What follows belongs to an exercise in optimizing a design on an open flow for small area; a production flow would make more cautious choices. Only simulation tests tie the RTL to the original design; equivalence was not proved. The series may have gaps, and a smaller design here may also do less where the tests do not look.

**Run 1: supply network**

Drawn at 2 px/micron. Pins as bars on the die edge. Tap cells in grey.
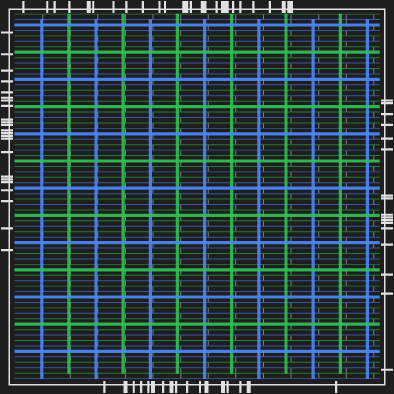
**Run 1: placement by cell class**

Drawn at 2 px/micron. Fill, decap, tap and diode cells in grey.
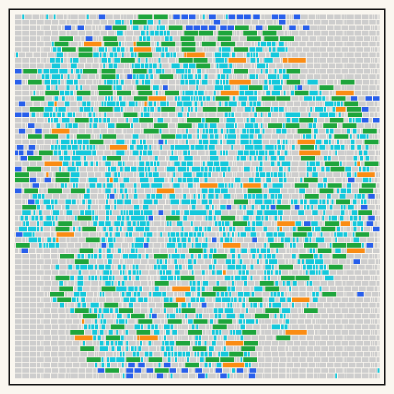
**Run 1: routed clock nets over the placement**

Drawn at 3 px/micron.
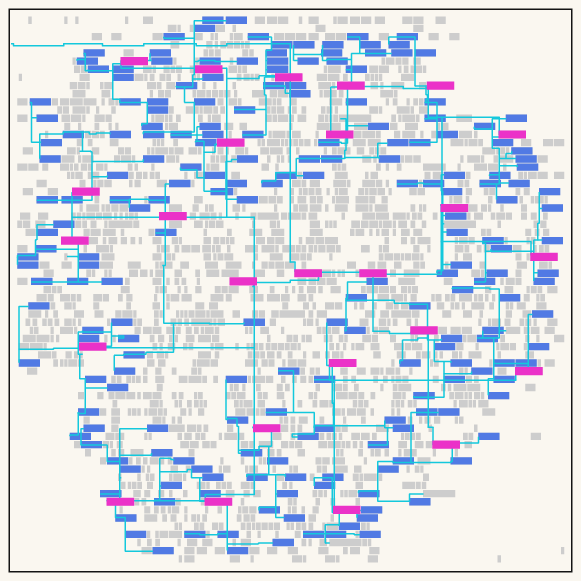
`flow/design.v`:
```
module Pong
	(
		LEDR,
		CLOCK_50,						 
        KEY,
		  HEX0,
		  HEX1,
		  HEX2,
		  HEX3,
		  HEX4,
		  HEX5,
		  HEX6,
		  HEX7,
		PLOT_X,
		PLOT_Y,
		PLOT_COLOUR,
		PLOT_EN
	);
	input			CLOCK_50;				 
	input   [3:0]   KEY;
	output [15:0] LEDR;
	output [6:0] HEX0,HEX1,HEX2,HEX3,HEX4,HEX5,HEX6,HEX7;
	output [7:0] PLOT_X;
	output [6:0] PLOT_Y;
	output [2:0] PLOT_COLOUR;
	output       PLOT_EN;
	wire resetn;
	assign resetn   = KEY[0];
	wire startGame 	= KEY[1];
	wire paddleUp 	= KEY[2];
	wire paddleDown	= KEY[3];
	wire [2:0] colour;
	wire [7:0] x;
	wire [6:0] y;
	wire writeEn;
	assign PLOT_X = x;
	assign PLOT_Y = y;
	assign PLOT_COLOUR = colour;
	assign PLOT_EN = writeEn;
	assign HEX6 = 7'b111_1111;
	assign LEDR[15] = 1'b0;
	assign LEDR[8:7] = 2'b00;
	wire [3:0] 	score;
	 wire finishedDrawingBall,  
			finishedDrawingPaddle,  
			lose;  
	wire [15:0] backgroundResetCounter;  
	wire drawBallCommand,     
		 drawPaddleCommand,
		 movePaddleUp,
		 movePaddleDown,
		  ballMoving,  
		  resetBallCounterCommand,         
		  resetGame;        
	wire [3:0] moveUpAmount;
	wire [3:0] moveDownAmount;
	wire [7:0] ball_x;
	wire [6:0] ball_y;
	wire [7:0] paddle_x;
	wire [6:0] paddle_y;
	wire [7:0] x_move;
	wire [6:0] y_move;
	wire [3:0] ballCounter;  
	wire slowclock;  
	downclock slowerclock(CLOCK_50, resetn, slowclock);
	hex_decoder scoreHEX(score, HEX7);
	hex_decoder ball_y1HEX({1'b0, ball_y[6:4]}, HEX1);
	hex_decoder ball_y2HEX(ball_y[3:0], HEX0);
	hex_decoder ball_x1HEX(ball_x[7:4], HEX3);
	hex_decoder ball_x2HEX(ball_x[3:0], HEX2);
	hex_decoder paddle_y1HEX({1'b0, paddle_y[6:4]}, HEX5);
	hex_decoder paddle_y2HEX(paddle_y[3:0], HEX4);
	ball_physics testballphysics(	 
									CLOCK_50,  
									slowclock,  
									ball_x[7:0],
									ball_y[6:0],
									paddle_x [7:0],
									paddle_y [6:0],
									ballMoving,
									startGame,
									resetn,
									x_move [7:0],
									y_move [6:0],
									score [3:0],
									lose
									);
	datapath testdatapath(
							    CLOCK_50,  
								slowclock,  
								resetn,     
								drawBallCommand,
								drawPaddleCommand,
								movePaddleUp,
								movePaddleDown,
								ballMoving,
								resetBallCounterCommand,
								resetGame,
								lose,
								x_move [7:0],
								y_move [6:0],
								x,
								y,
								colour,
								finishedDrawingBall,
								finishedDrawingPaddle,
								backgroundResetCounter,
								moveUpAmount[3:0],
								moveDownAmount[3:0],
								ball_x[7:0],
								ball_y[6:0],
								paddle_x[7:0],
								paddle_y[6:0],
								ballCounter[3:0],
								LEDR[14:9]
								);
	 control c0(
					startGame,
					paddleUp,
					paddleDown,
					finishedDrawingBall,
					finishedDrawingPaddle,
					lose,
					CLOCK_50,  
					slowclock,  
					resetn,
					backgroundResetCounter[15:0],
					moveUpAmount[3:0],
					moveDownAmount[3:0],
					ballCounter[3:0],
					drawBallCommand,
					drawPaddleCommand,
					movePaddleUp,
					movePaddleDown,
					ballMoving,
					resetBallCounterCommand,
					resetGame,
					writeEn,
					LEDR[6:0]);
endmodule
module downclock (clock, resetn, downclock);
	input clock;
	input resetn;
	output reg downclock;
	reg [27:0] testspeed;
	always@(posedge clock)
	begin
		if (!resetn)
			begin
				testspeed <= 28'd0;
				downclock <= 1'b0;
			end
		else if (testspeed == 27'd3)
			begin
				testspeed <= 1'b0;
				downclock <= 1'b1;
			end
		else
			begin
				testspeed <= testspeed + 1'b1;
				downclock <= 1'b0;
			end
	end
endmodule
module control (
						input startGame,  
						input paddleUp,   
						input paddleDown,  
					   input finishedDrawingBall,  
						input finishedDrawingPaddle,  
						input lose,  
						input clock,  
						input tick,  
						input resetn,  
						input [15:0] backgroundResetCounter,  
						input [3:0] moveUpAmount,  
						input [3:0] moveDownAmount,  
						input [3:0] ballCounter,
						output reg drawBallCommand,  
						output reg drawPaddleCommand,  
						output reg movePaddleUp,  
						output reg movePaddleDown, 
						output reg ballMoving,  
						output reg resetBallCounterCommand,  
						output reg resetGame,  
						output reg writeEn,  
						output reg [6:0] LEDR
						);
	reg [5:0] current_state, next_state;
	reg paddleWantsUp;
	reg paddleWantsDown;
	localparam		START 				= 5'd0,
					DRAW_BALL 	    	   = 5'd1,  
					DRAW_PADDLE         = 5'd2,  
					PADDLE_WANTS_UP  	   = 5'd3,
					PADDLE_UP 			   = 5'd4,
					PADDLE_WANTS_DOWN 	= 5'd5,
					PADDLE_DOWN			   = 5'd6,
					BALL_MOVING			   = 5'd7,
					RESET_BALL_COUNTER	= 5'd8,
					RESET_GAME			   = 5'd9;  
	always@(*)
	begin: state_table
		case(current_state)
			START		         : next_state = startGame ? START: DRAW_BALL;
			DRAW_BALL	      : next_state = finishedDrawingBall ? DRAW_PADDLE : DRAW_BALL;
			DRAW_PADDLE	      : next_state = finishedDrawingPaddle ? PADDLE_WANTS_UP: DRAW_PADDLE;
			PADDLE_WANTS_UP   : next_state = paddleUp ? PADDLE_WANTS_DOWN : PADDLE_UP;
			PADDLE_UP		   : next_state = (moveUpAmount[3:0] >= 4'b0001) ? BALL_MOVING: PADDLE_UP;
			PADDLE_WANTS_DOWN : next_state = paddleDown ? BALL_MOVING : PADDLE_DOWN;
			PADDLE_DOWN		   : next_state = (moveDownAmount[3:0] >= 4'b0001)? BALL_MOVING: PADDLE_DOWN;
			BALL_MOVING		   : next_state = (finishedDrawingBall) ? RESET_BALL_COUNTER: BALL_MOVING;
			RESET_BALL_COUNTER: next_state = (ballCounter == 4'b0000) ? PADDLE_WANTS_UP: RESET_BALL_COUNTER;
			RESET_GAME		   : next_state = (backgroundResetCounter[15:0] >= 15'b101000000000000) ? START : RESET_GAME;
			default: next_state = START;
		endcase  
	end 
	always@(*)
	begin: state_logic
		drawBallCommand = 1'b0;
		drawPaddleCommand = 1'b0;
		movePaddleUp = 1'b0;
		movePaddleDown = 1'b0;
		ballMoving = 1'b0;
		resetBallCounterCommand = 1'b0;
		resetGame = 1'b0;
		writeEn = 1'b0;  
		LEDR[0] = 1'b0;
		LEDR[1] = 1'b0;
		LEDR[2] = 1'b0;
		LEDR[3] = 1'b0;
		LEDR[4] = 1'b0;
		LEDR[5] = 1'b0;
		LEDR[6] = 1'b0;
		case (current_state)
			DRAW_BALL:
				begin
					drawBallCommand = 1'b1;  
					writeEn = 1'b1;  
					LEDR[0] = 1'b1;
				end
			DRAW_PADDLE:
				begin
					drawPaddleCommand = 1'b1;
					writeEn = 1'b1;  
					LEDR[1] = 1'b1;
				end
			PADDLE_UP:
				begin
					movePaddleUp = 1'b1;  
					writeEn = 1'b1;  
					LEDR[2] = 1'b1;
				end
			PADDLE_DOWN:
				begin
					movePaddleDown = 1'b1;
					writeEn = 1'b1;  
					LEDR[3] = 1'b1;
				end
			BALL_MOVING:
				begin
					ballMoving = 1'b1;  
					writeEn = 1'b1;  
					LEDR[4] = 1'b1;
				end
			RESET_BALL_COUNTER:
				begin
					resetBallCounterCommand = 1'b1;
					LEDR[5] = 1'b1;
				end
			RESET_GAME:
				begin
					resetGame = 1'b1;
					writeEn = 1'b1;  
					LEDR[6] = 1'b1;  
				end
		endcase
	end  
		always@(posedge clock)
		begin
			if(!resetn)
				current_state <= RESET_GAME;
			else if (tick)
				current_state <= next_state;
		end  
endmodule  
module datapath (
						input clock,
						input tick,  
						input resetKey,
						input drawBallCommand,  
						input drawPaddleCommand,
						input movePaddleUp,
						input movePaddleDown,
						input ballMoving,  
						input resetBallCounterCommand,  
						input resetGame,  
						input lose,
						input [7:0] x_move,
						input [6:0] y_move,
						output reg [7:0]	x,
						output reg [6:0]	y,
						output reg [2:0] colour_out,
						output reg finishedDrawingBall,
						output reg finishedDrawingPaddle,
						output reg [15:0] backgroundResetCounter,
						output reg [3:0] moveUpAmount,
						output reg [3:0] moveDownAmount,
						output reg [7:0] ball_x,
						output reg [6:0] ball_y,
						output reg [7:0] paddle_x,
						output reg [6:0] paddle_y,
						output reg [3:0] ballCounter,  
						output reg [14:9] LEDR
					);
	reg [4:0] paddleCounter;  
	reg [2:0] redrawPaddleCount;  
	reg [6:0] redrawPaddleY;  
	reg [2:0] sunnyCounter;
	reg [27:0] ballSpeed;
	reg [7:0] ball_x_v;
	reg [6:0] ball_y_v;
	reg [7:0] paddle_x_v;
	reg [6:0] paddle_y_v;
	reg [2:0] sunnyCounter_v;
	localparam INITIAL_X = 8'b01001111, INITIAL_Y = 7'b0111011;
	localparam INITIAL_PADDLE_X = 8'b0000_0000, INITIAL_PADDLE_Y = 7'b0110111;
	always@(posedge clock)
	begin
		ball_x_v = ball_x;
		ball_y_v = ball_y;
		paddle_x_v = paddle_x;
		paddle_y_v = paddle_y;
		sunnyCounter_v = sunnyCounter;
		redrawPaddleY = 7'd0;
		if (!resetKey)
			begin
				x <= 8'd0;
				y <= 7'd0;
				colour_out <= 3'b000;
				finishedDrawingBall <= 1'b0;
				finishedDrawingPaddle <= 1'b0;
				backgroundResetCounter <= 16'd0;
				moveUpAmount <= 4'd0;
				moveDownAmount <= 4'd0;
				ball_x_v = INITIAL_X;
				ball_y_v = INITIAL_Y;
				paddle_x_v = INITIAL_PADDLE_X;
				paddle_y_v = INITIAL_PADDLE_Y;
				ballCounter <= 4'd0;
				paddleCounter <= 5'd0;
				redrawPaddleCount <= 3'd0;
				sunnyCounter_v = 3'd0;
				ballSpeed <= 28'd0;
				LEDR <= 6'd0;
			end
		else if (tick)
		begin
		LEDR[9] <= 1'b0;
		LEDR[10] <= 1'b0;
		LEDR[11] <= 1'b0;
		LEDR[12] <= 1'b0;
		LEDR[13] <= 1'b0;
		LEDR[14] <= 1'b0;
		if (resetGame)
			begin
				x <= backgroundResetCounter[7:0];
				y <= backgroundResetCounter[14:8];
				backgroundResetCounter <= backgroundResetCounter + 1'b1;
				colour_out <= 3'b000;
				ball_x_v = INITIAL_X;
				ball_y_v = INITIAL_Y;
				ballCounter <= 4'd0;
				paddleCounter <= 5'd0;
				finishedDrawingBall <= 1'b0;
				finishedDrawingPaddle <= 1'b0;
				moveUpAmount <= 3'd0;
				moveDownAmount <= 3'd0;
			end
		else
		begin
			if (drawBallCommand)
				begin  
					if (ballCounter < 4'b0100)
						begin
							backgroundResetCounter <= 15'd0;
							ball_x_v = INITIAL_X;
							ball_y_v = INITIAL_Y;
							x <= ball_x_v[7:0] + ballCounter[0];
							y <= ball_y_v[6:0] + ballCounter[1];
							ballCounter <= ballCounter + 1'b1;
							colour_out <= 3'b111;
						end
					if (ballCounter == 4'b0100)
						begin
							finishedDrawingBall <= 1'b1;
							ballCounter <= 4'b0000;
						end
				end  
			if (drawPaddleCommand)
				begin
					ballCounter <= 4'b0000;  
					finishedDrawingBall <= 1'b0;
					paddle_x_v = INITIAL_PADDLE_X;
					paddle_y_v = INITIAL_PADDLE_Y;
					x <= paddle_x_v[7:0] + paddleCounter[0];
					y <= paddle_y_v[6:0] + paddleCounter[4:1];
					paddleCounter <= paddleCounter + 1'b1;
					colour_out <= 3'b111;  
					if (paddleCounter == 5'b11111)
						finishedDrawingPaddle <= 1'b1;  
				end
			if (movePaddleUp)
				begin
					if (redrawPaddleCount < 2'd2)  
						begin
							moveDownAmount <= 3'd0;
							ballCounter <= 4'b0000;
							redrawPaddleY = paddle_y_v + 5'd15;
							x <= paddle_x_v + redrawPaddleCount[0];
							y <= redrawPaddleY;
							redrawPaddleCount <= redrawPaddleCount + 1'b1;
							colour_out <= 3'b000;
						end
					if (redrawPaddleCount < 3'd4)  
						begin
							redrawPaddleY = paddle_y_v - 1'b1;
							x <= paddle_x_v + redrawPaddleCount[0];
							y <= redrawPaddleY;
							redrawPaddleCount <= redrawPaddleCount + 1'b1;
							colour_out <= 3'b111;
						end
					if (redrawPaddleCount == 3'd4)
						begin
							redrawPaddleCount <= 3'd0;
							moveUpAmount <= moveUpAmount + 1'b1;
							paddle_y_v = paddle_y_v - 1'b1;
						end
				end
			if (movePaddleDown)
				begin
					if (redrawPaddleCount < 3'd2) 
						begin
							moveUpAmount <= 3'd0;
							ballCounter <= 4'b0000;
							redrawPaddleY = paddle_y_v + 5'd17;
							x <= paddle_x_v + redrawPaddleCount[0];
							y <= redrawPaddleY;
							redrawPaddleCount <= redrawPaddleCount + 1'b1;
							colour_out <= 3'b111;
						end
					if (redrawPaddleCount < 3'd4)
						begin
							redrawPaddleY = paddle_y_v;
							x <= paddle_x_v + redrawPaddleCount[0];
							y <= redrawPaddleY;
							redrawPaddleCount <= redrawPaddleCount + 1'b1;
							colour_out <= 3'b000;
						end
					if (redrawPaddleCount == 3'd4)
						begin
							redrawPaddleCount <= 3'd0;
							moveDownAmount <= moveDownAmount + 1'b1;
							paddle_y_v = paddle_y_v + 1'b1;
						end
				end
			if (ballMoving)
				begin
					if (ballCounter < 4'b0100)  
						begin							 
							backgroundResetCounter <= 13'd0;
							moveUpAmount <= 3'd0;
							moveDownAmount <= 3'd0;
							x <= ball_x_v + ballCounter[0];
							y <= ball_y_v + ballCounter[1];
							ballCounter <= ballCounter + 1'b1;
							colour_out <= 3'b000;
							LEDR[11] <= 1'b1;
						end
					if (ballCounter == 4'b0100)
						begin
								ball_x_v = ball_x_v + x_move;
								ball_y_v = ball_y_v + y_move;
								ballCounter <= 4'b1000;
								LEDR[12] <= 1'b1;
						end
					if (ballCounter < 4'b1100)
						begin
							if (sunnyCounter_v == 3'd1)
								begin
									x <= ball_x_v + ballCounter[0];
									y <= ball_y_v + ballCounter[1];
									ballCounter <= ballCounter + 1'b1;
									colour_out <= 3'b111;
									if (ballCounter == 4'b1011)
										begin
											sunnyCounter_v = 1'b0;
											LEDR[9] <= 1'b1;
											finishedDrawingBall <= 1'b1;
										end
								end
							if (ballSpeed == 27'd4)
								begin
									sunnyCounter_v = sunnyCounter_v + 1'b1;
									ballSpeed <= 27'd0;
								end
							else
								ballSpeed <= ballSpeed + 1'b1;
						end
				end
				if (resetBallCounterCommand)
					begin
						ballCounter <= 4'd0;
						finishedDrawingBall <= 1'b0;
					end
			end
		end
		ball_x <= ball_x_v;
		ball_y <= ball_y_v;
		paddle_x <= paddle_x_v;
		paddle_y <= paddle_y_v;
		sunnyCounter <= sunnyCounter_v;
	end
endmodule 
module ball_physics(	input clock,
							input tick,  
							input [7:0] ball_x,
							input [6:0] ball_y,
							input [7:0] paddle_x,
							input [6:0] paddle_y,
							input ballMoving,
							input start,
							input reset,
							output reg [7:0]x_move,
							output reg [6:0] y_move,
							output reg [3:0] score,
							output isLose);
	assign isLose = 1'b0;
	always@(posedge clock)
		begin
			if (~reset)
				begin
					x_move <= 8'b1111_1111;
					y_move <= 7'b111_1111;
					score <= 4'b0000;
				end
			else if (tick)
			begin
			if (~start)
				begin
					x_move <= 8'b1111_1111;
					y_move <= 7'b111_1111;
				end
			else
				begin
					if (ball_y == 7'd2)   
						begin
							y_move <= 7'b000_0001;			 
						end
					if (ball_y == 7'd120)	 
						begin
							y_move <= 7'b111_1111;		 
						end
					if ((ball_x == 8'd2) && ((paddle_y <= ball_y) && (ball_y <= (paddle_y + 5'd16)))) 
						begin
							x_move <= 8'b0000_0001;			 
							if (x_move != 8'b0000_0001)
								score <= score + 1'b1;
						end
					if (ball_x == 8'd160)		 
						begin
							x_move <= 8'b1111_1111;		 
						end
					if (ball_x == 8'd1)			 
						begin
							score <= 4'b0000;
						end
				end
			end
		end
endmodule
module hex_decoder(hex_digit, segments);
    input [3:0] hex_digit;
    output reg [6:0] segments;
    always @(*)
        case (hex_digit)
            4'h0: segments = 7'b100_0000;
            4'h1: segments = 7'b111_1001;
            4'h2: segments = 7'b010_0100;
            4'h3: segments = 7'b011_0000;
            4'h4: segments = 7'b001_1001;
            4'h5: segments = 7'b001_0010;
            4'h6: segments = 7'b000_0010;
            4'h7: segments = 7'b111_1000;
            4'h8: segments = 7'b000_0000;
            4'h9: segments = 7'b001_1000;
            4'hA: segments = 7'b000_1000;
            4'hB: segments = 7'b000_0011;
            4'hC: segments = 7'b100_0110;
            4'hD: segments = 7'b010_0001;
            4'hE: segments = 7'b000_0110;
            4'hF: segments = 7'b000_1110;
            default: segments = 7'h7f;
        endcase
endmodule
```
`flow/run.sh`:
```
#!/bin/bash
# synth_recipe.tcl (not shown) runs the flow's synth.tcl, then flattens the netlist and writes it again
# the make line also repeats each setting of config.mk as NAME=value (left out here)
make -C /OpenROAD-flow-scripts/flow DESIGN_CONFIG=/design/flow/config.mk WORK_HOME=/design/flow/orfs CLKGATE_MAP_FILE= SYNTH_SCRIPT=/design/flow/synth_recipe.tcl finish
```
`flow/config.mk`:
```
export PLATFORM = sky130hd
export DESIGN_NAME = Pong
export DESIGN_NICKNAME = Pong
export VERILOG_FILES = /design/flow/design.v
export SDC_FILE = /design/flow/constraint.sdc
export NUM_CORES = 4
export LEC_CHECK = 0
export CAP_MARGIN = 20
export CORE_MARGIN = 2
export CORE_UTILIZATION = 40
export SLEW_MARGIN = 20
```
`flow/constraint.sdc`:
```
create_clock -name core_clock -period 10.0 [get_ports {CLOCK_50}]
set_input_delay 2.0000 -clock core_clock [delete_from_list [all_inputs] [get_ports {CLOCK_50}]]
set_output_delay 2.0000 -clock core_clock [all_outputs]
set_load 0.01 [all_outputs]
```
==> flow_summary.html, run 1 <==
<table>
<tr><th>Metric</th><th>Value</th></tr>
<tr><th colspan="2">Final layout</th></tr>
<tr><td># nets final</td><td>1836</td></tr>
<tr><td>Number of diodes</td><td>0</td></tr>
<tr><td>Share of cells above drive strength 1</td><td>5.53%</td></tr>
<tr><td>Final cell count without fillers</td><td>2201</td></tr>
<tr><td>Fill cell count</td><td>3352</td></tr>
<tr><td>Area taken by flip-flops and latches</td><td>4170 sq um</td></tr>
<tr><td>Area Growth Syn to Fin</td><td>13.8%</td></tr>
<tr><td>Leading cell types in the layout, fill and taps excluded</td><td>sky130_fd_sc_hd__dfxtp_1, sky130_fd_sc_hd__nor2_1, sky130_fd_sc_hd__nand2_1, sky130_fd_sc_hd__a21oi_1, sky130_fd_sc_hd__o21ai_0</td></tr>
<tr><th colspan="2">Placed design</th></tr>
<tr><td>Number of port buffers</td><td>82</td></tr>
<tr><td>Placement Setup Slack</td><td>4.96 ns</td></tr>
<tr><td>RePlAce Congestion</td><td>0.948</td></tr>
<tr><th colspan="2">Floorplanning</th></tr>
<tr><td>Die outline area</td><td>35000 sq um</td></tr>
<tr><th colspan="2">Logic synthesis</th></tr>
<tr><td>Simple logic cell fraction of the synthesized area</td><td>24.9%</td></tr>
<tr><td>Count of flip-flops with a built-in enable after synthesis</td><td>0</td></tr>
<tr><td>Post-synthesis instance area</td><td>13400 sq um</td></tr>
<tr><td>Synth area leaders</td><td>sky130_fd_sc_hd__dfxtp_1, sky130_fd_sc_hd__ha_1, sky130_fd_sc_hd__nor2_1, sky130_fd_sc_hd__nand2_1, sky130_fd_sc_hd__a21oi_1</td></tr>
<tr><td>Post-synth ARST share</td><td>0%</td></tr>
<tr><td>Yosys warning count</td><td>5</td></tr>
<tr><td>Complex-gate fraction of the synthesized area</td><td>20.2%</td></tr>
<tr><td>Main combinational cell family by area after synthesis</td><td>simple AND/OR/NAND/NOR gates</td></tr>
<tr><td>Area share of fa/ha/maj cells after synthesis</td><td>9.08%</td></tr>
<tr><td>Flip-flop and latch count after synthesis</td><td>208</td></tr>
<tr><td>Portion of the post-synthesis area used by sequential elements</td><td>31.1%</td></tr>
<tr><th colspan="2">Timing</th></tr>
<tr><td>WHS</td><td>0.455 ns</td></tr>
<tr><td>Slew of the pin with the lowest slew margin</td><td>1.09 ns</td></tr>
<tr><td>Number of max-slew violations in the final report</td><td>0</td></tr>
<tr><td>Final Hold Vio Count</td><td>0</td></tr>
<tr><td>Max Clock Freq</td><td>190 MHz</td></tr>
<tr><td>Final setup violating endpoints</td><td>0</td></tr>
<tr><td>Crit share post-route</td><td>52.7%</td></tr>
<tr><th colspan="2">Setup path</th></tr>
<tr><td>Delay contributed by the slowest stage of the critical path</td><td>0.58 ns</td></tr>
<tr><td>Number of gates on the worst path with buffers counted</td><td>6</td></tr>
<tr><td>Arrival time at the worst endpoint</td><td>3.27 ns</td></tr>
<tr><td>R2R cell count</td><td>13</td></tr>
<tr><td>Worst Path Buf+Inv</td><td>4</td></tr>
<tr><td>R2R setup slack</td><td>4.94 ns</td></tr>
<tr><td>Slowest library cell on the worst path</td><td>sky130_fd_sc_hd__clkdlybuf4s50_1</td></tr>
<tr><td>Terminus of the critical flop-to-flop path</td><td>HEX3[5]</td></tr>
<tr><td>Kind of start point of the critical path</td><td>register</td></tr>
<tr><td>Origin of the worst setup path</td><td>c0.current_state[1]</td></tr>
<tr><td>CP top delay family</td><td>buffers and inverters</td></tr>
<tr><td>Beginning of the worst register-to-register path</td><td>c0.current_state[0]</td></tr>
<tr><th colspan="2">Clock network</th></tr>
<tr><td>Quantity of hold-fixing buffers added after cts</td><td>0</td></tr>
<tr><td>Number of buffers created by CTS</td><td>25</td></tr>
<tr><td>Clock-pin slew reported for the worst setup and hold paths after clock tree synthesis</td><td>0.07 ns</td></tr>
<tr><td>H-tree depth</td><td>1</td></tr>
<tr><td>Root Buffer</td><td>sky130_fd_sc_hd__clkbuf_16</td></tr>
<tr><td>Post CTS Setup Buffer Count</td><td>0</td></tr>
<tr><td>Post-cts repair resize count</td><td>0</td></tr>
<tr><th colspan="2">Detailed routing</th></tr>
<tr><td>Detailed route wirelength on metal3</td><td>2.44 mm</td></tr>
<tr><td>DRC violation total after the first TritonRoute iteration</td><td>950</td></tr>
<tr><td>Highest Signal Layer</td><td>met4</td></tr>
<tr><td>Total number of vias</td><td>12600</td></tr>
<tr><th colspan="2">Global route</th></tr>
<tr><td>Highest-utilization routing layer at the global route stage</td><td>met2</td></tr>
<tr><td>Grt met2 use</td><td>35.8%</td></tr>
<tr><td>Pin count of the biggest net entering global routing</td><td>72</td></tr>
<tr><td>Number of antenna violations at the first check in global routing</td><td>0</td></tr>
<tr><td>Met3 routing resource usage after global routing</td><td>3.34%</td></tr>
<tr><th colspan="2">Min path</th></tr>
<tr><td>Hold Path Depth</td><td>2</td></tr>
<tr><td>Hold wc startpoint</td><td>testdatapath.colour_out[0]</td></tr>
<tr><td>HP Class</td><td>reg -&gt; reg</td></tr>
<tr><th colspan="2">Run status</th></tr>
<tr><td>Run status</td><td>finished clean</td></tr>
</table>
Notes on 'supply network' above:
legend:
  green:
    net: VDD
  blue:
    net: VSS
rows: 67
tap cells: 448
Die X: 187 microns
overall die height: 187 microns
Placeable Area: 33300 sq um

Notes on 'placement by cell class' above:
legend:
  orange:
    class: clock drivers and dummy loads
    cells: 45
    share_of_their_area: 5.7%
  cyan:
    class: all other logic
    cells: 1401
    share_of_their_area: 59%
  blue:
    class: other buffers and delay cells
    cells: 99
    share_of_their_area: 6.4%
  green:
    class: flops
    cells: 208
    share_of_their_area: 28%
Layout Utilization: 45.8%
Final Instance Area: 15200 sq um
floorplan row count: 67
fraction of standard cell area that is sequential: 27.3%

Notes on 'routed clock nets over the placement' above:
legend:
  magenta:
    item: cells driving clock nets
    count: 25
  blue:
    item: flip-flops
    count: 208
  cyan:
    item: clock wires
    length: 3150 microns
flops lie: spread over the die
insertion delay to the later sink of the worst-skew pair: 0.53 ns
final clock skew: 0.0128 ns

## run 1: sequential cells by signal (all words and copies together), names as in the netlist, 5 cells and up
| name | flops |
|---|---|
| testdatapath.paddle_x | 8 |
| testdatapath.backgroundResetCounter | 16 |
| HEX5 | 7 |
| testdatapath.ball_y | 7 |
| HEX3 | 7 |
| testdatapath.paddle_y | 7 |
| HEX4 | 7 |
| HEX2 | 7 |
| slowerclock.testspeed | 28 |
| testdatapath.paddleCounter | 5 |
| HEX7 | 7 |
| testdatapath.ballSpeed | 28 |
| testdatapath.ball_x | 8 |
| testdatapath.y | 7 |
| HEX0 | 7 |
| HEX1 | 7 |
| testdatapath.x | 8 |
## run 1: synth_stat cells (all sizes together) (17+ instances only)
cell type	number
a211oi	17
a21oi	113
a31oi	24
and2	20
and3	47
buf	47
clkbuf	64
dfxtp	208
ha	94
inv	68
nand2	165
nand3	67
nor2	198
nor3	56
nor4	19
o211ai	18
o21ai	106
o22ai	19
or3	20
xnor2	45
xor2	55
## run 1: area by class of cell
class	instances	area share (%)
clock buffer	37	4.60
clock inverter	8	0.936
inverter	72	1.80
multi-input combinational	1329	55.5
sequential	208	27.3
tap	448	3.68
timing repair buffer	99	6.19
==> run 2: a larger rewrite; changed files in full <==
==> flow/design.v <==
module Pong
	(
		LEDR,
		CLOCK_50,
		KEY,
		HEX0,
		HEX1,
		HEX2,
		HEX3,
		HEX4,
		HEX5,
		HEX6,
		HEX7,
		PLOT_X,
		PLOT_Y,
		PLOT_COLOUR,
		PLOT_EN
	);
	input         CLOCK_50;
	input  [3:0]  KEY;
	output [15:0] LEDR;
	output [6:0]  HEX0, HEX1, HEX2, HEX3, HEX4, HEX5, HEX6, HEX7;
	output [7:0]  PLOT_X;
	output [6:0]  PLOT_Y;
	output [2:0]  PLOT_COLOUR;
	output        PLOT_EN;
	wire rst    = ~KEY[0];
	wire startN = KEY[1];
	wire upN    = KEY[2];
	wire downN  = KEY[3];
	localparam [3:0]
		S_RGP   = 4'd0,   
		S_RG0   = 4'd1,   
		S_RG    = 4'd2,   
		S_START = 4'd3,
		S_DB    = 4'd4,   
		S_DP0   = 4'd5,   
		S_DP    = 4'd6,   
		S_PWU   = 4'd7,
		S_PU    = 4'd8,
		S_PWD   = 4'd9,
		S_PD    = 4'd10,
		S_BM    = 4'd11,  
		S_RBC   = 4'd12;  
	localparam [7:0] INITIAL_X = 8'd79;
	localparam [6:0] INITIAL_Y = 7'd59;
	localparam [6:0] INITIAL_PADDLE_Y = 7'd55;
	reg [1:0] div;
	wire tick = (div == 2'd0);
	reg [3:0] st;
	reg [7:0] x;
	reg [6:0] y;
	reg       col;
	reg [7:0] bx;
	reg [6:0] by;
	reg [6:0] py;
	reg [3:0] score;
	reg       xr;     
	reg       yd;     
	reg [3:0] bc;     
	reg [2:0] sc;     
	reg [2:0] bs;     
	reg [2:0] rpc;    
	reg       l12;
	wire in_bm  = (st == S_BM);
	wire in_rbc = (st == S_RBC);
	wire bc4 = (bc == 4'd4);
	wire [7:0] bx_n = bx + {{7{bc4 & ~xr}}, bc4 | bc[0]};
	wire [6:0] by_n = by + {{6{bc4 & ~yd}}, bc4 | bc[1]};
	wire s1 = (sc == 3'd1);
	wire [14:0] xy_inc = {y, x} + 15'd1;
	wire pu = (st == S_PU);
	wire [6:0] py_pm = py + {{6{pu}}, 1'b1};
	wire rpc_draw = (rpc != 3'd4);
	wire [2:0] rpc_inc = (rpc == 3'd5) ? 3'd1 : rpc + 3'd1;
	wire [6:0] py_top = py + 7'd16;
	wire hit = (py <= by) && (by <= py_top);
	always @(posedge CLOCK_50) begin
		if (rst) begin
			div   <= 2'd0;
			st    <= S_RGP;
			x     <= 8'd0;
			y     <= 7'd0;
			col   <= 1'b0;
			bx    <= INITIAL_X;
			by    <= INITIAL_Y;
			py    <= INITIAL_PADDLE_Y;
			score <= 4'd0;
			xr    <= 1'b0;
			yd    <= 1'b0;
			bc    <= 4'd0;
			sc    <= 3'd0;
			bs    <= 3'd0;
			rpc   <= 3'd0;
			l12   <= 1'b0;
		end else begin
			div <= div + 2'd1;
			if (tick) begin
				l12 <= 1'b0;
				if (~startN) begin
					xr <= 1'b0;
					yd <= 1'b0;
				end else begin
					if (by == 7'd2)   yd <= 1'b1;
					if (by == 7'd120) yd <= 1'b0;
					if (bx == 8'd2 && hit) begin
						xr <= 1'b1;
						if (!xr) score <= score + 4'd1;
					end
					if (bx == 8'd160) xr <= 1'b0;
					if (bx == 8'd1)   score <= 4'd0;
				end
				case (st)
					S_RGP: st <= S_RG0;
					S_RG0: st <= S_RG;
					S_RG: begin
						{y, x} <= xy_inc;
						if ({y, x} == 15'h4FFF) st <= S_START;
					end
					S_START: if (~startN) st <= S_DB;
					S_DB: begin
						if (bc == 4'd12) st <= S_DP0;
						if (bc4) bc <= 4'd12;
						else begin
							x   <= bx_n;
							y   <= by_n;
							bc  <= bc + 4'd1;
							col <= 1'b1;
						end
					end
					S_DP0: begin
						x   <= 8'd0;
						y   <= py;
						col <= 1'b1;
						bc  <= 4'd0;
						st  <= S_DP;
					end
					S_DP: begin
						if (x[0] && y == 7'd70) begin
							x  <= 8'd0;
							y  <= py;
							st <= S_PWU;
						end else begin
							x <= {7'd0, ~x[0]};
							y <= y + {6'd0, x[0]};
						end
					end
					S_PWU: st <= upN ? S_PWD : S_PU;
					S_PWD: st <= downN ? S_BM : S_PD;
					S_PU, S_PD: begin
						if (rpc == 3'd5) st <= S_BM;
						if (rpc_draw) begin
							x   <= {7'd0, rpc[0] & ~rpc[2]};
							y   <= pu ? py_pm : py;
							col <= pu;
							rpc <= rpc_inc;
						end else begin
							rpc <= 3'd5;
							py  <= py_pm;
						end
					end
					S_BM: begin
						if (bc == 4'd12) st <= S_RBC;
						if (bc4) begin
							bx <= bx_n;
							by <= by_n;
							l12 <= 1'b1;
						end
						if (bc < 4'd12) begin
							if (bc < 4'd4 || s1) begin
								x   <= bx_n;
								y   <= by_n;
								col <= s1;
							end
							if (bc < 4'd4 || s1) bc <= bc + 4'd1;
							else if (bc4) bc <= 4'd8;
							if (bs == 3'd4) begin
								bs <= 3'd0;
								sc <= ((s1 && bc == 4'd11) ? 3'd0 : sc) + 3'd1;
							end else begin
								bs <= bs + 3'd1;
								if (s1 && bc == 4'd11) sc <= 3'd0;
							end
						end
					end
					S_RBC: begin
						bc <= 4'd0;
						if (bc == 4'd0) st <= S_PWU;
					end
					default: st <= S_RGP;
				endcase
			end
		end
	end
	wire rg = (st == S_RGP) || (st == S_RG0) || (st == S_RG);
	wire led0 = (st == S_DB);
	wire led1 = (st == S_DP0) || (st == S_DP);
	wire led2 = pu;
	wire led3 = (st == S_PD);
	wire led4 = in_bm;
	wire led5 = in_rbc;
	wire led6 = rg;
	assign LEDR[6:0]  = {led6, led5, led4, led3, led2, led1, led0};
	assign LEDR[8:7]  = 2'b00;
	assign LEDR[9]    = in_bm && (bc == 4'd12);
	assign LEDR[10]   = 1'b0;
	assign LEDR[11]   = in_bm && (bc >= 4'd1) && (bc <= 4'd4);
	assign LEDR[12]   = l12;
	assign LEDR[14:13] = 2'b00;
	assign LEDR[15]   = 1'b0;
	assign PLOT_X = x;
	assign PLOT_Y = y;
	assign PLOT_COLOUR = {3{col}};
	assign PLOT_EN = led0 | led1 | led2 | led3 | led4 | led6;
	assign HEX6 = 7'b111_1111;
	hex_decoder h7(score, HEX7);
	hex_decoder h1({1'b0, by[6:4]}, HEX1);
	hex_decoder h0(by[3:0], HEX0);
	hex_decoder h3(bx[7:4], HEX3);
	hex_decoder h2(bx[3:0], HEX2);
	hex_decoder h5({1'b0, py[6:4]}, HEX5);
	hex_decoder h4(py[3:0], HEX4);
endmodule
module hex_decoder(hex_digit, segments);
	input [3:0] hex_digit;
	output [6:0] segments;
	localparam [15:0] T0 = 16'b0010100000010010;
	localparam [15:0] T1 = 16'b1101100001100000;
	localparam [15:0] T2 = 16'b1101000000000100;
	localparam [15:0] T3 = 16'b1000011010010010;
	localparam [15:0] T4 = 16'b0000001010111010;
	localparam [15:0] T5 = 16'b0010000010001110;
	localparam [15:0] T6 = 16'b0001000010000011;
	assign segments = {T6[hex_digit], T5[hex_digit], T4[hex_digit], T3[hex_digit],
	                   T2[hex_digit], T1[hex_digit], T0[hex_digit]};
endmodule
==> flow/config.mk <==
export PLATFORM = sky130hd
export DESIGN_NAME = Pong
export DESIGN_NICKNAME = Pong
export VERILOG_FILES = /design/flow/design.v
export SDC_FILE = /design/flow/constraint.sdc
export NUM_CORES = 4
export LEC_CHECK = 0
export ABC_AREA = 1
export CAP_MARGIN = 20
export CORE_MARGIN = 2
export CORE_UTILIZATION = 40
export CTS_BUF_LIST = sky130_fd_sc_hd__clkbuf_4
export SLEW_MARGIN = 20
==> run 2 against run 1 <==
Global-route usage shrank 0.050 points. Utilization increased by 0.84 points. Maximum frequency up 13%. Worst hold slack lost 0.036 ns. Die area is 52% lower. Routed wire length down 54%. Flip-flop and latch count down 144. Largest cell class unchanged. First-iteration DRC count shrank 44%. Via count is 48% lower. Synthesized cell count fell by 43%. Register-to-register slack gained 1.8 ns.
==> flow_summary.html, run 2 <==
<table>
<tr><th>Metric</th><th>Value</th></tr>
<tr><th colspan="2">Global route</th></tr>
<tr><td>Grt met2 use</td><td>33.0% (-2.8 points)</td></tr>
<tr><td>Highest-utilization routing layer at the global route stage</td><td>met2</td></tr>
<tr><td>Met3 routing resource usage after global routing</td><td>3.16% (-0.18 points)</td></tr>
<tr><td>Number of antenna violations at the first check in global routing</td><td>0 (unchanged)</td></tr>
<tr><td>Pin count of the biggest net entering global routing</td><td>37 (-49%)</td></tr>
<tr><th colspan="2">Timing</th></tr>
<tr><td>Max Clock Freq</td><td>215 MHz (+13%)</td></tr>
<tr><td>Final Hold Vio Count</td><td>0 (unchanged)</td></tr>
<tr><td>WHS</td><td>0.419 ns (-0.0360 ns)</td></tr>
<tr><td>Final clock skew</td><td>0.0172 ns (+0.00438 ns)</td></tr>
<tr><td>Crit share post-route</td><td>46.5% (-6.2 points)</td></tr>
<tr><td>Final setup violating endpoints</td><td>0 (unchanged)</td></tr>
<tr><td>Slew of the pin with the lowest slew margin</td><td>0.917 ns (-0.171 ns)</td></tr>
<tr><td>Number of max-slew violations in the final report</td><td>0 (unchanged)</td></tr>
<tr><td>Final critical delay including setup and external delays</td><td>4.65 ns</td></tr>
<tr><th colspan="2">Placed design</th></tr>
<tr><td>Cells after DPL</td><td>1240</td></tr>
<tr><td>Placement Setup Slack</td><td>5.79 ns (+0.834 ns)</td></tr>
<tr><td>RePlAce Congestion</td><td>0.934 (-1.4%)</td></tr>
<tr><td>Number of port buffers</td><td>82 (unchanged)</td></tr>
<tr><th colspan="2">Min path</th></tr>
<tr><td>Hold wc startpoint</td><td>div[0]</td></tr>
<tr><td>HP Class</td><td>reg -&gt; reg</td></tr>
<tr><td>Hold Path Depth</td><td>1 (-1)</td></tr>
<tr><th colspan="2">Final layout</th></tr>
<tr><td>Area Growth Syn to Fin</td><td>15.1%</td></tr>
<tr><td># nets final</td><td>1111 (-39%)</td></tr>
<tr><td>Leading cell types in the layout, fill and taps excluded</td><td>sky130_fd_sc_hd__nand2_1, sky130_fd_sc_hd__inv_1, sky130_fd_sc_hd__clkdlybuf4s50_1, sky130_fd_sc_hd__nor2_1, sky130_fd_sc_hd__o21ai_0</td></tr>
<tr><td>Final Instance Area</td><td>7330 sq um (-52%)</td></tr>
<tr><td>Layout Utilization</td><td>46.6% (+0.84 points)</td></tr>
<tr><td>Number of diodes</td><td>0 (unchanged)</td></tr>
<tr><td>Share of cells above drive strength 1</td><td>5.87% (+0.34 points)</td></tr>
<tr><td>Final cell count without fillers</td><td>1255 (-43%)</td></tr>
<tr><td>Largest registers</td><td>bx (8), x (8)</td></tr>
<tr><th colspan="2">Run status</th></tr>
<tr><td>Run status</td><td>finished clean</td></tr>
<tr><th colspan="2">Clock network</th></tr>
<tr><td>Post CTS Setup Buffer Count</td><td>0 (unchanged)</td></tr>
<tr><td>Post-cts repair resize count</td><td>0 (unchanged)</td></tr>
<tr><td>H-tree depth</td><td>3 (+2)</td></tr>
<tr><td>Clock-pin slew reported for the worst setup and hold paths after clock tree synthesis</td><td>0.10 ns (+0.03 ns)</td></tr>
<tr><td>Root Buffer</td><td>sky130_fd_sc_hd__clkbuf_4</td></tr>
<tr><td>Insertion delay to the later sink of the worst-skew pair</td><td>0.42 ns (-0.11 ns)</td></tr>
<tr><td>Number of buffers created by CTS</td><td>9 (-64%)</td></tr>
<tr><td>Quantity of hold-fixing buffers added after cts</td><td>0 (unchanged)</td></tr>
<tr><th colspan="2">Logic synthesis</th></tr>
<tr><td>Complex-gate fraction of the synthesized area</td><td>20.6% (+0.34 points)</td></tr>
<tr><td>Yosys warning count</td><td>1 (-4)</td></tr>
<tr><td>Flip-flop and latch count after synthesis</td><td>64 (-69%)</td></tr>
<tr><td>Simple logic cell fraction of the synthesized area</td><td>29.3% (+4.4 points)</td></tr>
<tr><td>Leading post-synthesis cells by instance count</td><td>sky130_fd_sc_hd__nand2_1, sky130_fd_sc_hd__inv_1, sky130_fd_sc_hd__nor2_1, sky130_fd_sc_hd__o21ai_0, sky130_fd_sc_hd__ha_1</td></tr>
<tr><td>Post-synthesis instance area</td><td>6370 sq um (-52%)</td></tr>
<tr><td>Area share of fa/ha/maj cells after synthesis</td><td>14.1% (+5.0 points)</td></tr>
<tr><td>Portion of the post-synthesis area used by sequential elements</td><td>20.1% (-11 points)</td></tr>
<tr><td>Count of flip-flops with a built-in enable after synthesis</td><td>0 (unchanged)</td></tr>
<tr><td>Synth area leaders</td><td>sky130_fd_sc_hd__dfxtp_1, sky130_fd_sc_hd__ha_1, sky130_fd_sc_hd__nand2_1, sky130_fd_sc_hd__inv_1, sky130_fd_sc_hd__o21ai_0</td></tr>
<tr><td>Post-synth ARST share</td><td>0% (unchanged)</td></tr>
<tr><td>Main combinational cell family by area after synthesis</td><td>simple AND/OR/NAND/NOR gates</td></tr>
<tr><th colspan="2">Setup path</th></tr>
<tr><td>Kind of start point of the critical path</td><td>register</td></tr>
<tr><td>R2R setup slack</td><td>6.72 ns (+1.78 ns)</td></tr>
<tr><td>Arrival time at the worst endpoint</td><td>2.65 ns (-0.62 ns)</td></tr>
<tr><td>Terminus of the critical flop-to-flop path</td><td>x[6]</td></tr>
<tr><td>R2R cell count</td><td>14 (+1)</td></tr>
<tr><td>Beginning of the worst register-to-register path</td><td>bc[0]</td></tr>
<tr><td>Origin of the worst setup path</td><td>st[0]</td></tr>
<tr><th colspan="2">Detailed routing</th></tr>
<tr><td>Detailed route wirelength on metal3</td><td>1.07 mm (-56%)</td></tr>
<tr><td>Total number of vias</td><td>6497 (-48%)</td></tr>
<tr><td>DR vias/cell</td><td>5.18</td></tr>
<tr><td>WL per Instance</td><td>14.3 microns</td></tr>
<tr><td>Highest Signal Layer</td><td>met4</td></tr>
<tr><td>DRC violation total after the first TritonRoute iteration</td><td>531 (-44%)</td></tr>
<tr><th colspan="2">Floorplanning</th></tr>
<tr><td>Floorplan row count</td><td>46 (-31%)</td></tr>
<tr><td>Die outline area</td><td>16900 sq um (-52%)</td></tr>
</table>
==> run 2: cell types whose count changed after synthesis, moves of 42 or more <==
cell	previous run	this run
sky130_fd_sc_hd__and3_1	47	1
sky130_fd_sc_hd__xor2_1	55	13
sky130_fd_sc_hd__inv_1	66	126
sky130_fd_sc_hd__clkbuf_1	64	18
sky130_fd_sc_hd__a21oi_1	113	67
sky130_fd_sc_hd__nor3_1	55	10
sky130_fd_sc_hd__dfxtp_1	208	64
sky130_fd_sc_hd__nor2_1	198	81
==> run 2: worst max-delay path: stages, from the launching register on <==
cell and delay [ns]:
sky130_fd_sc_hd__dfxtp_1 0.46, sky130_fd_sc_hd__inv_1 0.12, sky130_fd_sc_hd__nor2_1 0.23, sky130_fd_sc_hd__o21ai_2 0.11, sky130_fd_sc_hd__nor2_1 0.70, sky130_fd_sc_hd__nand2_1 0.10, sky130_fd_sc_hd__clkdlybuf4s50_1 0.52
==> run 2: area by class of cell <==
cell class              count  area (sq um)
fillers                  1689          8380
multi-input cells         738          4310
flip-flops and latches     64          1280
repair buffers             86           851
inverters                 136           510
well taps                 216           270
clock buffers              14           105
clock inverters             1          5.00
**Run 2: metal layers overlaid**

Drawn at 4 px/micron. Two of the layers only.
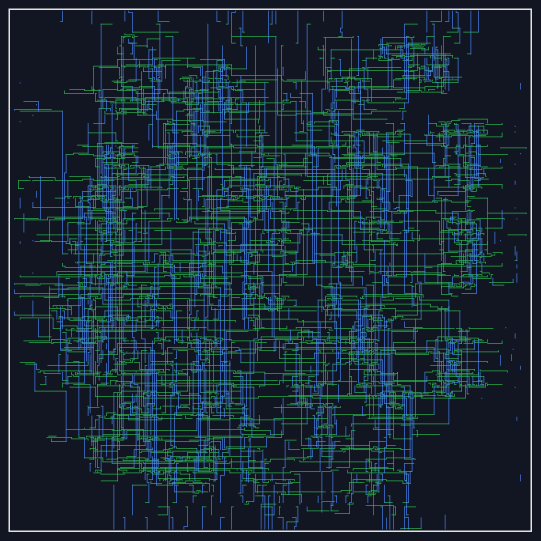
legend:
  blue:
    layer: met2
    wire_length: 7800 microns
  green:
    layer: met1
    wire_length: 8860 microns

**Run 2: supply network**

Drawn at 4 px/micron. Pins as bars on the die edge. Tap cells in grey.
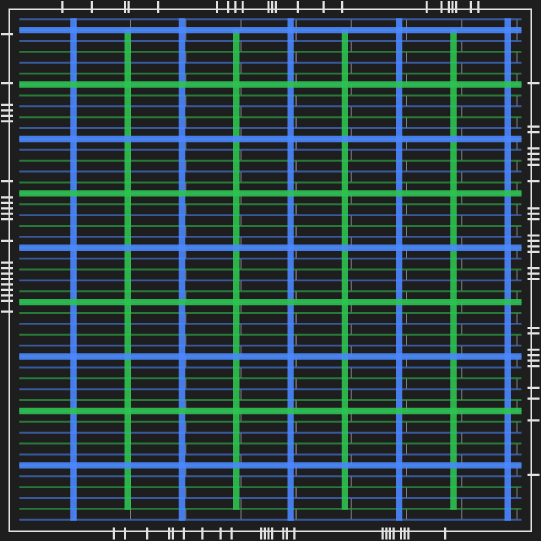
legend:
  blue:
    net: VSS
  green:
    net: VDD
met1 rails: 47
met4 straps: 9
Placeable Area: 15700 sq um
Die X: 130 microns

## Run 3: what changed since run 2
--- a/flow/config.mk
+++ b/flow/config.mk
@@ -7,3 +7,2 @@
 export LEC_CHECK = 0
-export ABC_AREA = 1
 export CAP_MARGIN = 20
@@ -11,3 +10,2 @@
 export CORE_UTILIZATION = 40
-export CTS_BUF_LIST = sky130_fd_sc_hd__clkbuf_4
 export SLEW_MARGIN = 20
==> run 3 against run 2 <==
Still clean. Non-clock buffer count increased by 1. Synthesized area decreased by 0.16%. Synthesized cell count decreased by 13%. Utilization increased by 0.76 points. Die area decreased by 0.15%.
==> flow_summary.html, run 3 <==
<table>
<tr><th>Metric</th><th>Value</th></tr>
<tr><th colspan="2">Timing</th></tr>
<tr><td>Max Clock Freq</td><td>218 MHz (+1.5%)</td></tr>
<tr><td>Final Hold Vio Count</td><td>0 (unchanged)</td></tr>
<tr><td>Slew of the pin with the lowest slew margin</td><td>1.02 ns (+0.0998 ns)</td></tr>
<tr><td>WHS</td><td>0.410 ns (-0.00903 ns)</td></tr>
<tr><td>Final setup violating endpoints</td><td>0 (unchanged)</td></tr>
<tr><td>Final critical delay including setup and external delays</td><td>4.58 ns (-0.0698 ns)</td></tr>
<tr><td>Crit share post-route</td><td>45.8% (-0.70 points)</td></tr>
<tr><td>Number of max-slew violations in the final report</td><td>0 (unchanged)</td></tr>
<tr><td>Final clock skew</td><td>0.00433 ns (-0.0129 ns)</td></tr>
<tr><th colspan="2">Min path</th></tr>
<tr><td>Hold wc startpoint</td><td>div[0]</td></tr>
<tr><td>HP Class</td><td>reg -&gt; reg</td></tr>
<tr><td>Hold Path Depth</td><td>1 (unchanged)</td></tr>
<tr><th colspan="2">Detailed routing</th></tr>
<tr><td>Detailed route wirelength on metal3</td><td>857 microns (-20%)</td></tr>
<tr><td>DR vias/cell</td><td>5.53 (+6.8%)</td></tr>
<tr><td>Highest Signal Layer</td><td>met4</td></tr>
<tr><td>DRC violation total after the first TritonRoute iteration</td><td>555 (+4.5%)</td></tr>
<tr><td>DRC violations left</td><td>0</td></tr>
<tr><td>Detailed route wirelength on metal2</td><td>7.95 mm</td></tr>
<tr><th colspan="2">Final layout</th></tr>
<tr><td>Final Instance Area</td><td>7450 sq um (+1.6%)</td></tr>
<tr><td># nets final</td><td>961 (-14%)</td></tr>
<tr><td>Final cell count without fillers</td><td>1106 (-12%)</td></tr>
<tr><td>Layout Utilization</td><td>47.4% (+0.76 points)</td></tr>
<tr><td>Largest registers</td><td>bx (8), x (8)</td></tr>
<tr><td>Share of cells above drive strength 1</td><td>3.71% (-2.2 points)</td></tr>
<tr><td>Number of diodes</td><td>0 (unchanged)</td></tr>
<tr><td>Area Growth Syn to Fin</td><td>17.2%</td></tr>
<tr><td>Leading cell types in the layout, fill and taps excluded</td><td>sky130_fd_sc_hd__clkdlybuf4s50_1, sky130_fd_sc_hd__nor2_1, sky130_fd_sc_hd__o21ai_0, sky130_fd_sc_hd__ha_1, sky130_fd_sc_hd__nand2_1</td></tr>
<tr><td>Fill cell count</td><td>1570 (-7.0%)</td></tr>
<tr><th colspan="2">Clock network</th></tr>
<tr><td>Clock-pin slew reported for the worst setup and hold paths after clock tree synthesis</td><td>0.06 ns (-0.04 ns)</td></tr>
<tr><td>Post-cts repair resize count</td><td>0 (unchanged)</td></tr>
<tr><td>Quantity of hold-fixing buffers added after cts</td><td>0 (unchanged)</td></tr>
<tr><td>Insertion delay to the later sink of the worst-skew pair</td><td>0.35 ns (-0.07 ns)</td></tr>
<tr><td>H-tree depth</td><td>3 (unchanged)</td></tr>
<tr><td>Number of buffers created by CTS</td><td>9 (unchanged)</td></tr>
<tr><td>Root Buffer</td><td>sky130_fd_sc_hd__clkbuf_16</td></tr>
<tr><td>Post CTS Setup Buffer Count</td><td>0 (unchanged)</td></tr>
<tr><th colspan="2">Logic synthesis</th></tr>
<tr><td>Synth area leaders</td><td>sky130_fd_sc_hd__dfxtp_1, sky130_fd_sc_hd__ha_1, sky130_fd_sc_hd__o21ai_0, sky130_fd_sc_hd__nor2_1, sky130_fd_sc_hd__xnor2_1</td></tr>
<tr><td>Post-synth ARST share</td><td>0% (unchanged)</td></tr>
<tr><td>Post-synthesis instance area</td><td>6360 sq um (-0.16%)</td></tr>
<tr><td>Yosys warning count</td><td>1 (unchanged)</td></tr>
<tr><td>Flip-flop and latch count after synthesis</td><td>64 (unchanged)</td></tr>
<tr><td>Portion of the post-synthesis area used by sequential elements</td><td>20.2% (+0.032 points)</td></tr>
<tr><td>Leading post-synthesis cells by instance count</td><td>sky130_fd_sc_hd__nor2_1, sky130_fd_sc_hd__ha_1, sky130_fd_sc_hd__o21ai_0, sky130_fd_sc_hd__nand2_1, sky130_fd_sc_hd__dfxtp_1</td></tr>
<tr><td>Count of flip-flops with a built-in enable after synthesis</td><td>0 (unchanged)</td></tr>
<tr><th colspan="2">Setup path</th></tr>
<tr><td>Kind of start point of the critical path</td><td>register</td></tr>
<tr><td>Delay contributed by the slowest stage of the critical path</td><td>0.75 ns (+0.05 ns)</td></tr>
<tr><td>Chain of cells forming the critical path</td><td>or4b_1, inv_1, clkdlybuf4s50_1</td></tr>
<tr><td>Capturing element of the worst setup path</td><td>LEDR[2]</td></tr>
<tr><td>Beginning of the worst register-to-register path</td><td>bc[1]</td></tr>
<tr><td>R2R setup slack</td><td>6.49 ns (-0.23 ns)</td></tr>
<tr><td>Terminus of the critical flop-to-flop path</td><td>x[7]</td></tr>
<tr><td>Slowest library cell on the worst path</td><td>sky130_fd_sc_hd__dfxtp_1</td></tr>
<tr><td>Arrival time at the worst endpoint</td><td>2.58 ns (-0.07 ns)</td></tr>
<tr><td>R2R cell count</td><td>11 (-3)</td></tr>
<tr><th colspan="2">Placed design</th></tr>
<tr><td>Number of port buffers</td><td>82 (unchanged)</td></tr>
<tr><td>Placement Setup Slack</td><td>5.80 ns (+0.00480 ns)</td></tr>
<tr><td>Placed wire-length estimate</td><td>13.1 mm</td></tr>
<tr><td>RePlAce Congestion</td><td>0.892 (-4.5%)</td></tr>
<tr><td>Cells after DPL</td><td>1090 (-12%)</td></tr>
<tr><th colspan="2">Floorplanning</th></tr>
<tr><td>Die outline area</td><td>16900 sq um (-0.15%)</td></tr>
<tr><td>Placeable Area</td><td>15700 sq um (unchanged)</td></tr>
<tr><td>Initial Util</td><td>40.5%</td></tr>
<tr><th colspan="2">Global route</th></tr>
<tr><td>Grt met2 use</td><td>34.2% (+1.2 points)</td></tr>
<tr><td>Pin count of the biggest net entering global routing</td><td>37 (unchanged)</td></tr>
<tr><td>Overall overflow remaining after global route</td><td>0</td></tr>
<tr><td>Highest-utilization routing layer at the global route stage</td><td>met2</td></tr>
<tr><td>Number of antenna violations at the first check in global routing</td><td>0 (unchanged)</td></tr>
<tr><td>Met3 routing resource usage after global routing</td><td>3.94% (+0.78 points)</td></tr>
<tr><th colspan="2">Run status</th></tr>
<tr><td>Run status</td><td>finished clean</td></tr>
</table>
-- run 3: changes by cell type after synthesis, sizes merged, moves of 17 or more --
cell / before / now
xnor2: 8 / 29
nand3: 69 / 30
mux2i: 0 / 19
clkbuf: 18 / 44
a21oi: 67 / 47
o21ai: 87 / 70
nand2: 214 / 67
inv: 134 / 45
nand2b: 0 / 18
-- run 3: final cells by class --
type,count,area (sq um),share of cell area [%]
Multi-Input combinational cell,677,4550,61.1
Sequential cell,64,1280,17.2
Timing Repair Buffer,87,866,11.6
Tap cell,216,270,3.63
Clock buffer,11,253,3.39
Inverter,46,173,2.32
Clock inverter,5,55.1,0.739
-- run 3: logic make-up (layout without fill, tap and decap cells) --
group | count (synthesis) | count (layout) | synth area share [%]
other cells | 2 | 13 | 0.118
fa+ha+maj | 72 | 72 | 14.3
xor+xnor | 36 | 36 | 4.96
compound gates | 228 | 228 | 23.5
simple gates | 307 | 307 | 24.8
buf+inv | 124 | 149 | 8.88
flops | 64 | 64 | 20.2
mux | 21 | 21 | 3.35
-- run 3: critical path, delay by kind of cell (launching register included) --
kind	cells	cell delay, ns
buffers and inverters	2	0.79
DFF	1	0.75
and+or+nand+nor	1	0.69
**Run 3: finished layout with every layer on**

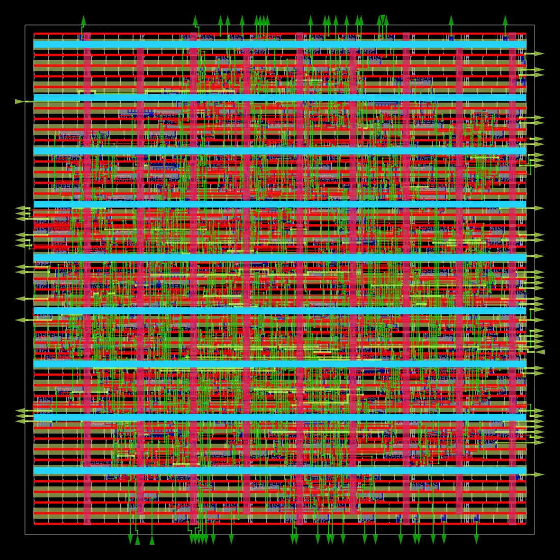
overall die height: 130 microns
I/O pin count: 96
floorplan row count: 46
Die X: 130 microns

**Run 3: metal layers overlaid**

Drawn at 4 px/micron. Two of the layers only.
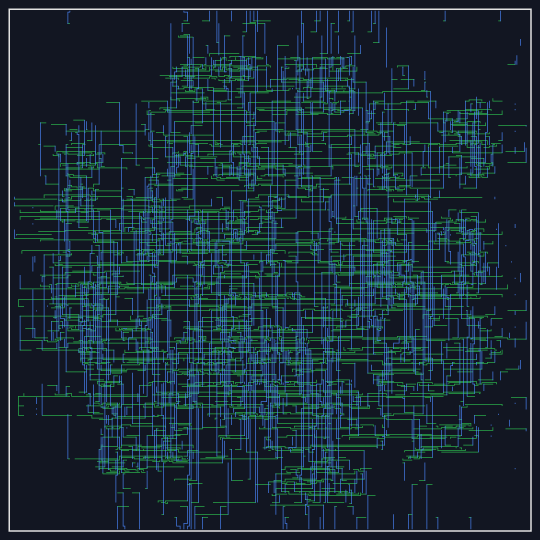
legend:
  blue:
    layer: met2
    wire_length: 7950 microns
  green:
    layer: met1
    wire_length: 8690 microns
total track usage: 21.5%
final WL: 17.7 mm
WL per Instance: 16.0 microns
total number of vias: 6115


## Gallery

Congestion heat map.
(a)
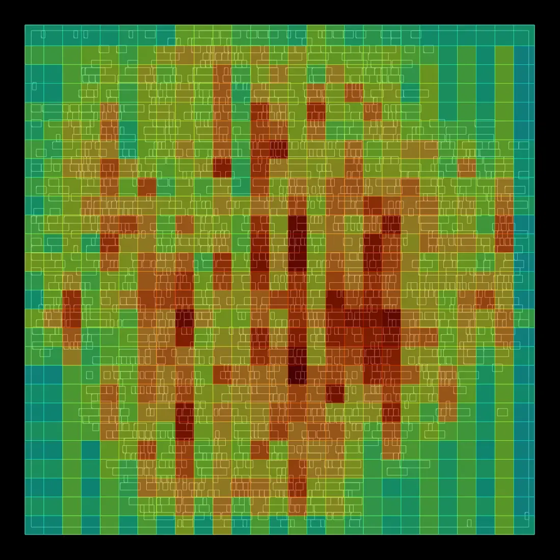
(b)
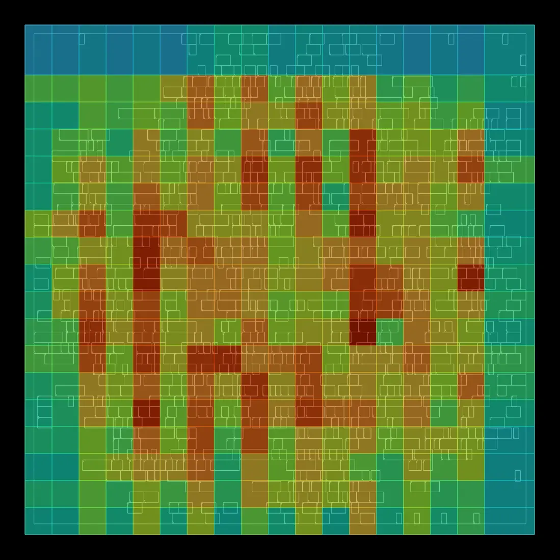
(c)
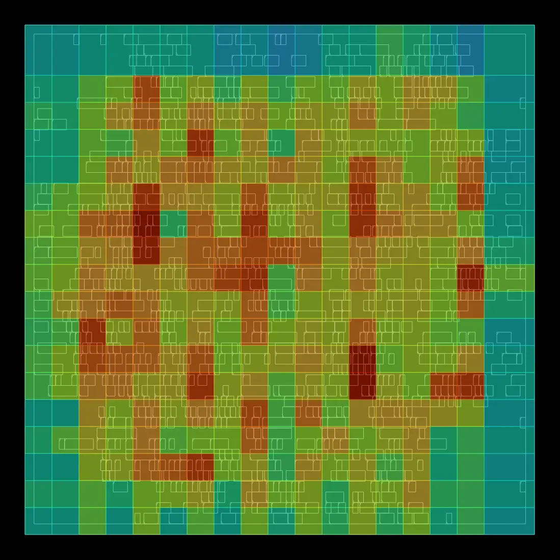
run 1: (a)
run 2: (c)
run 3: (b)

-- static timing again, ports no longer ideal --
How much do the figures lean on ideal ports? The routed layouts below were timed once more, with nothing changed but the port constraints.
Step 1: set_driving_cell puts a clkbuf_16 on CLOCK_50 and a buf_2 on each other input, an assumption about the parent block.
Step 2 times the ports against the registers' clock, not the clock port: input delays grow and output delays shrink by t, the midpoint of the rising clock arrivals with the driver on.
a / b / c = ideal / step 1 / step 2; a / b = the first two.
run | t, ns | setup slack, ns | pins driven straight from the clock port
run 1 | 0.573 | 4.731 / 4.682 / 4.943 | 1
run 2 | 0.446 | 5.348 / 5.316 / 5.761 | 1
run 3 | 0.381 | 5.418 / 5.381 / 5.762 | 1
After both steps setup and hold are still met in every run listed.
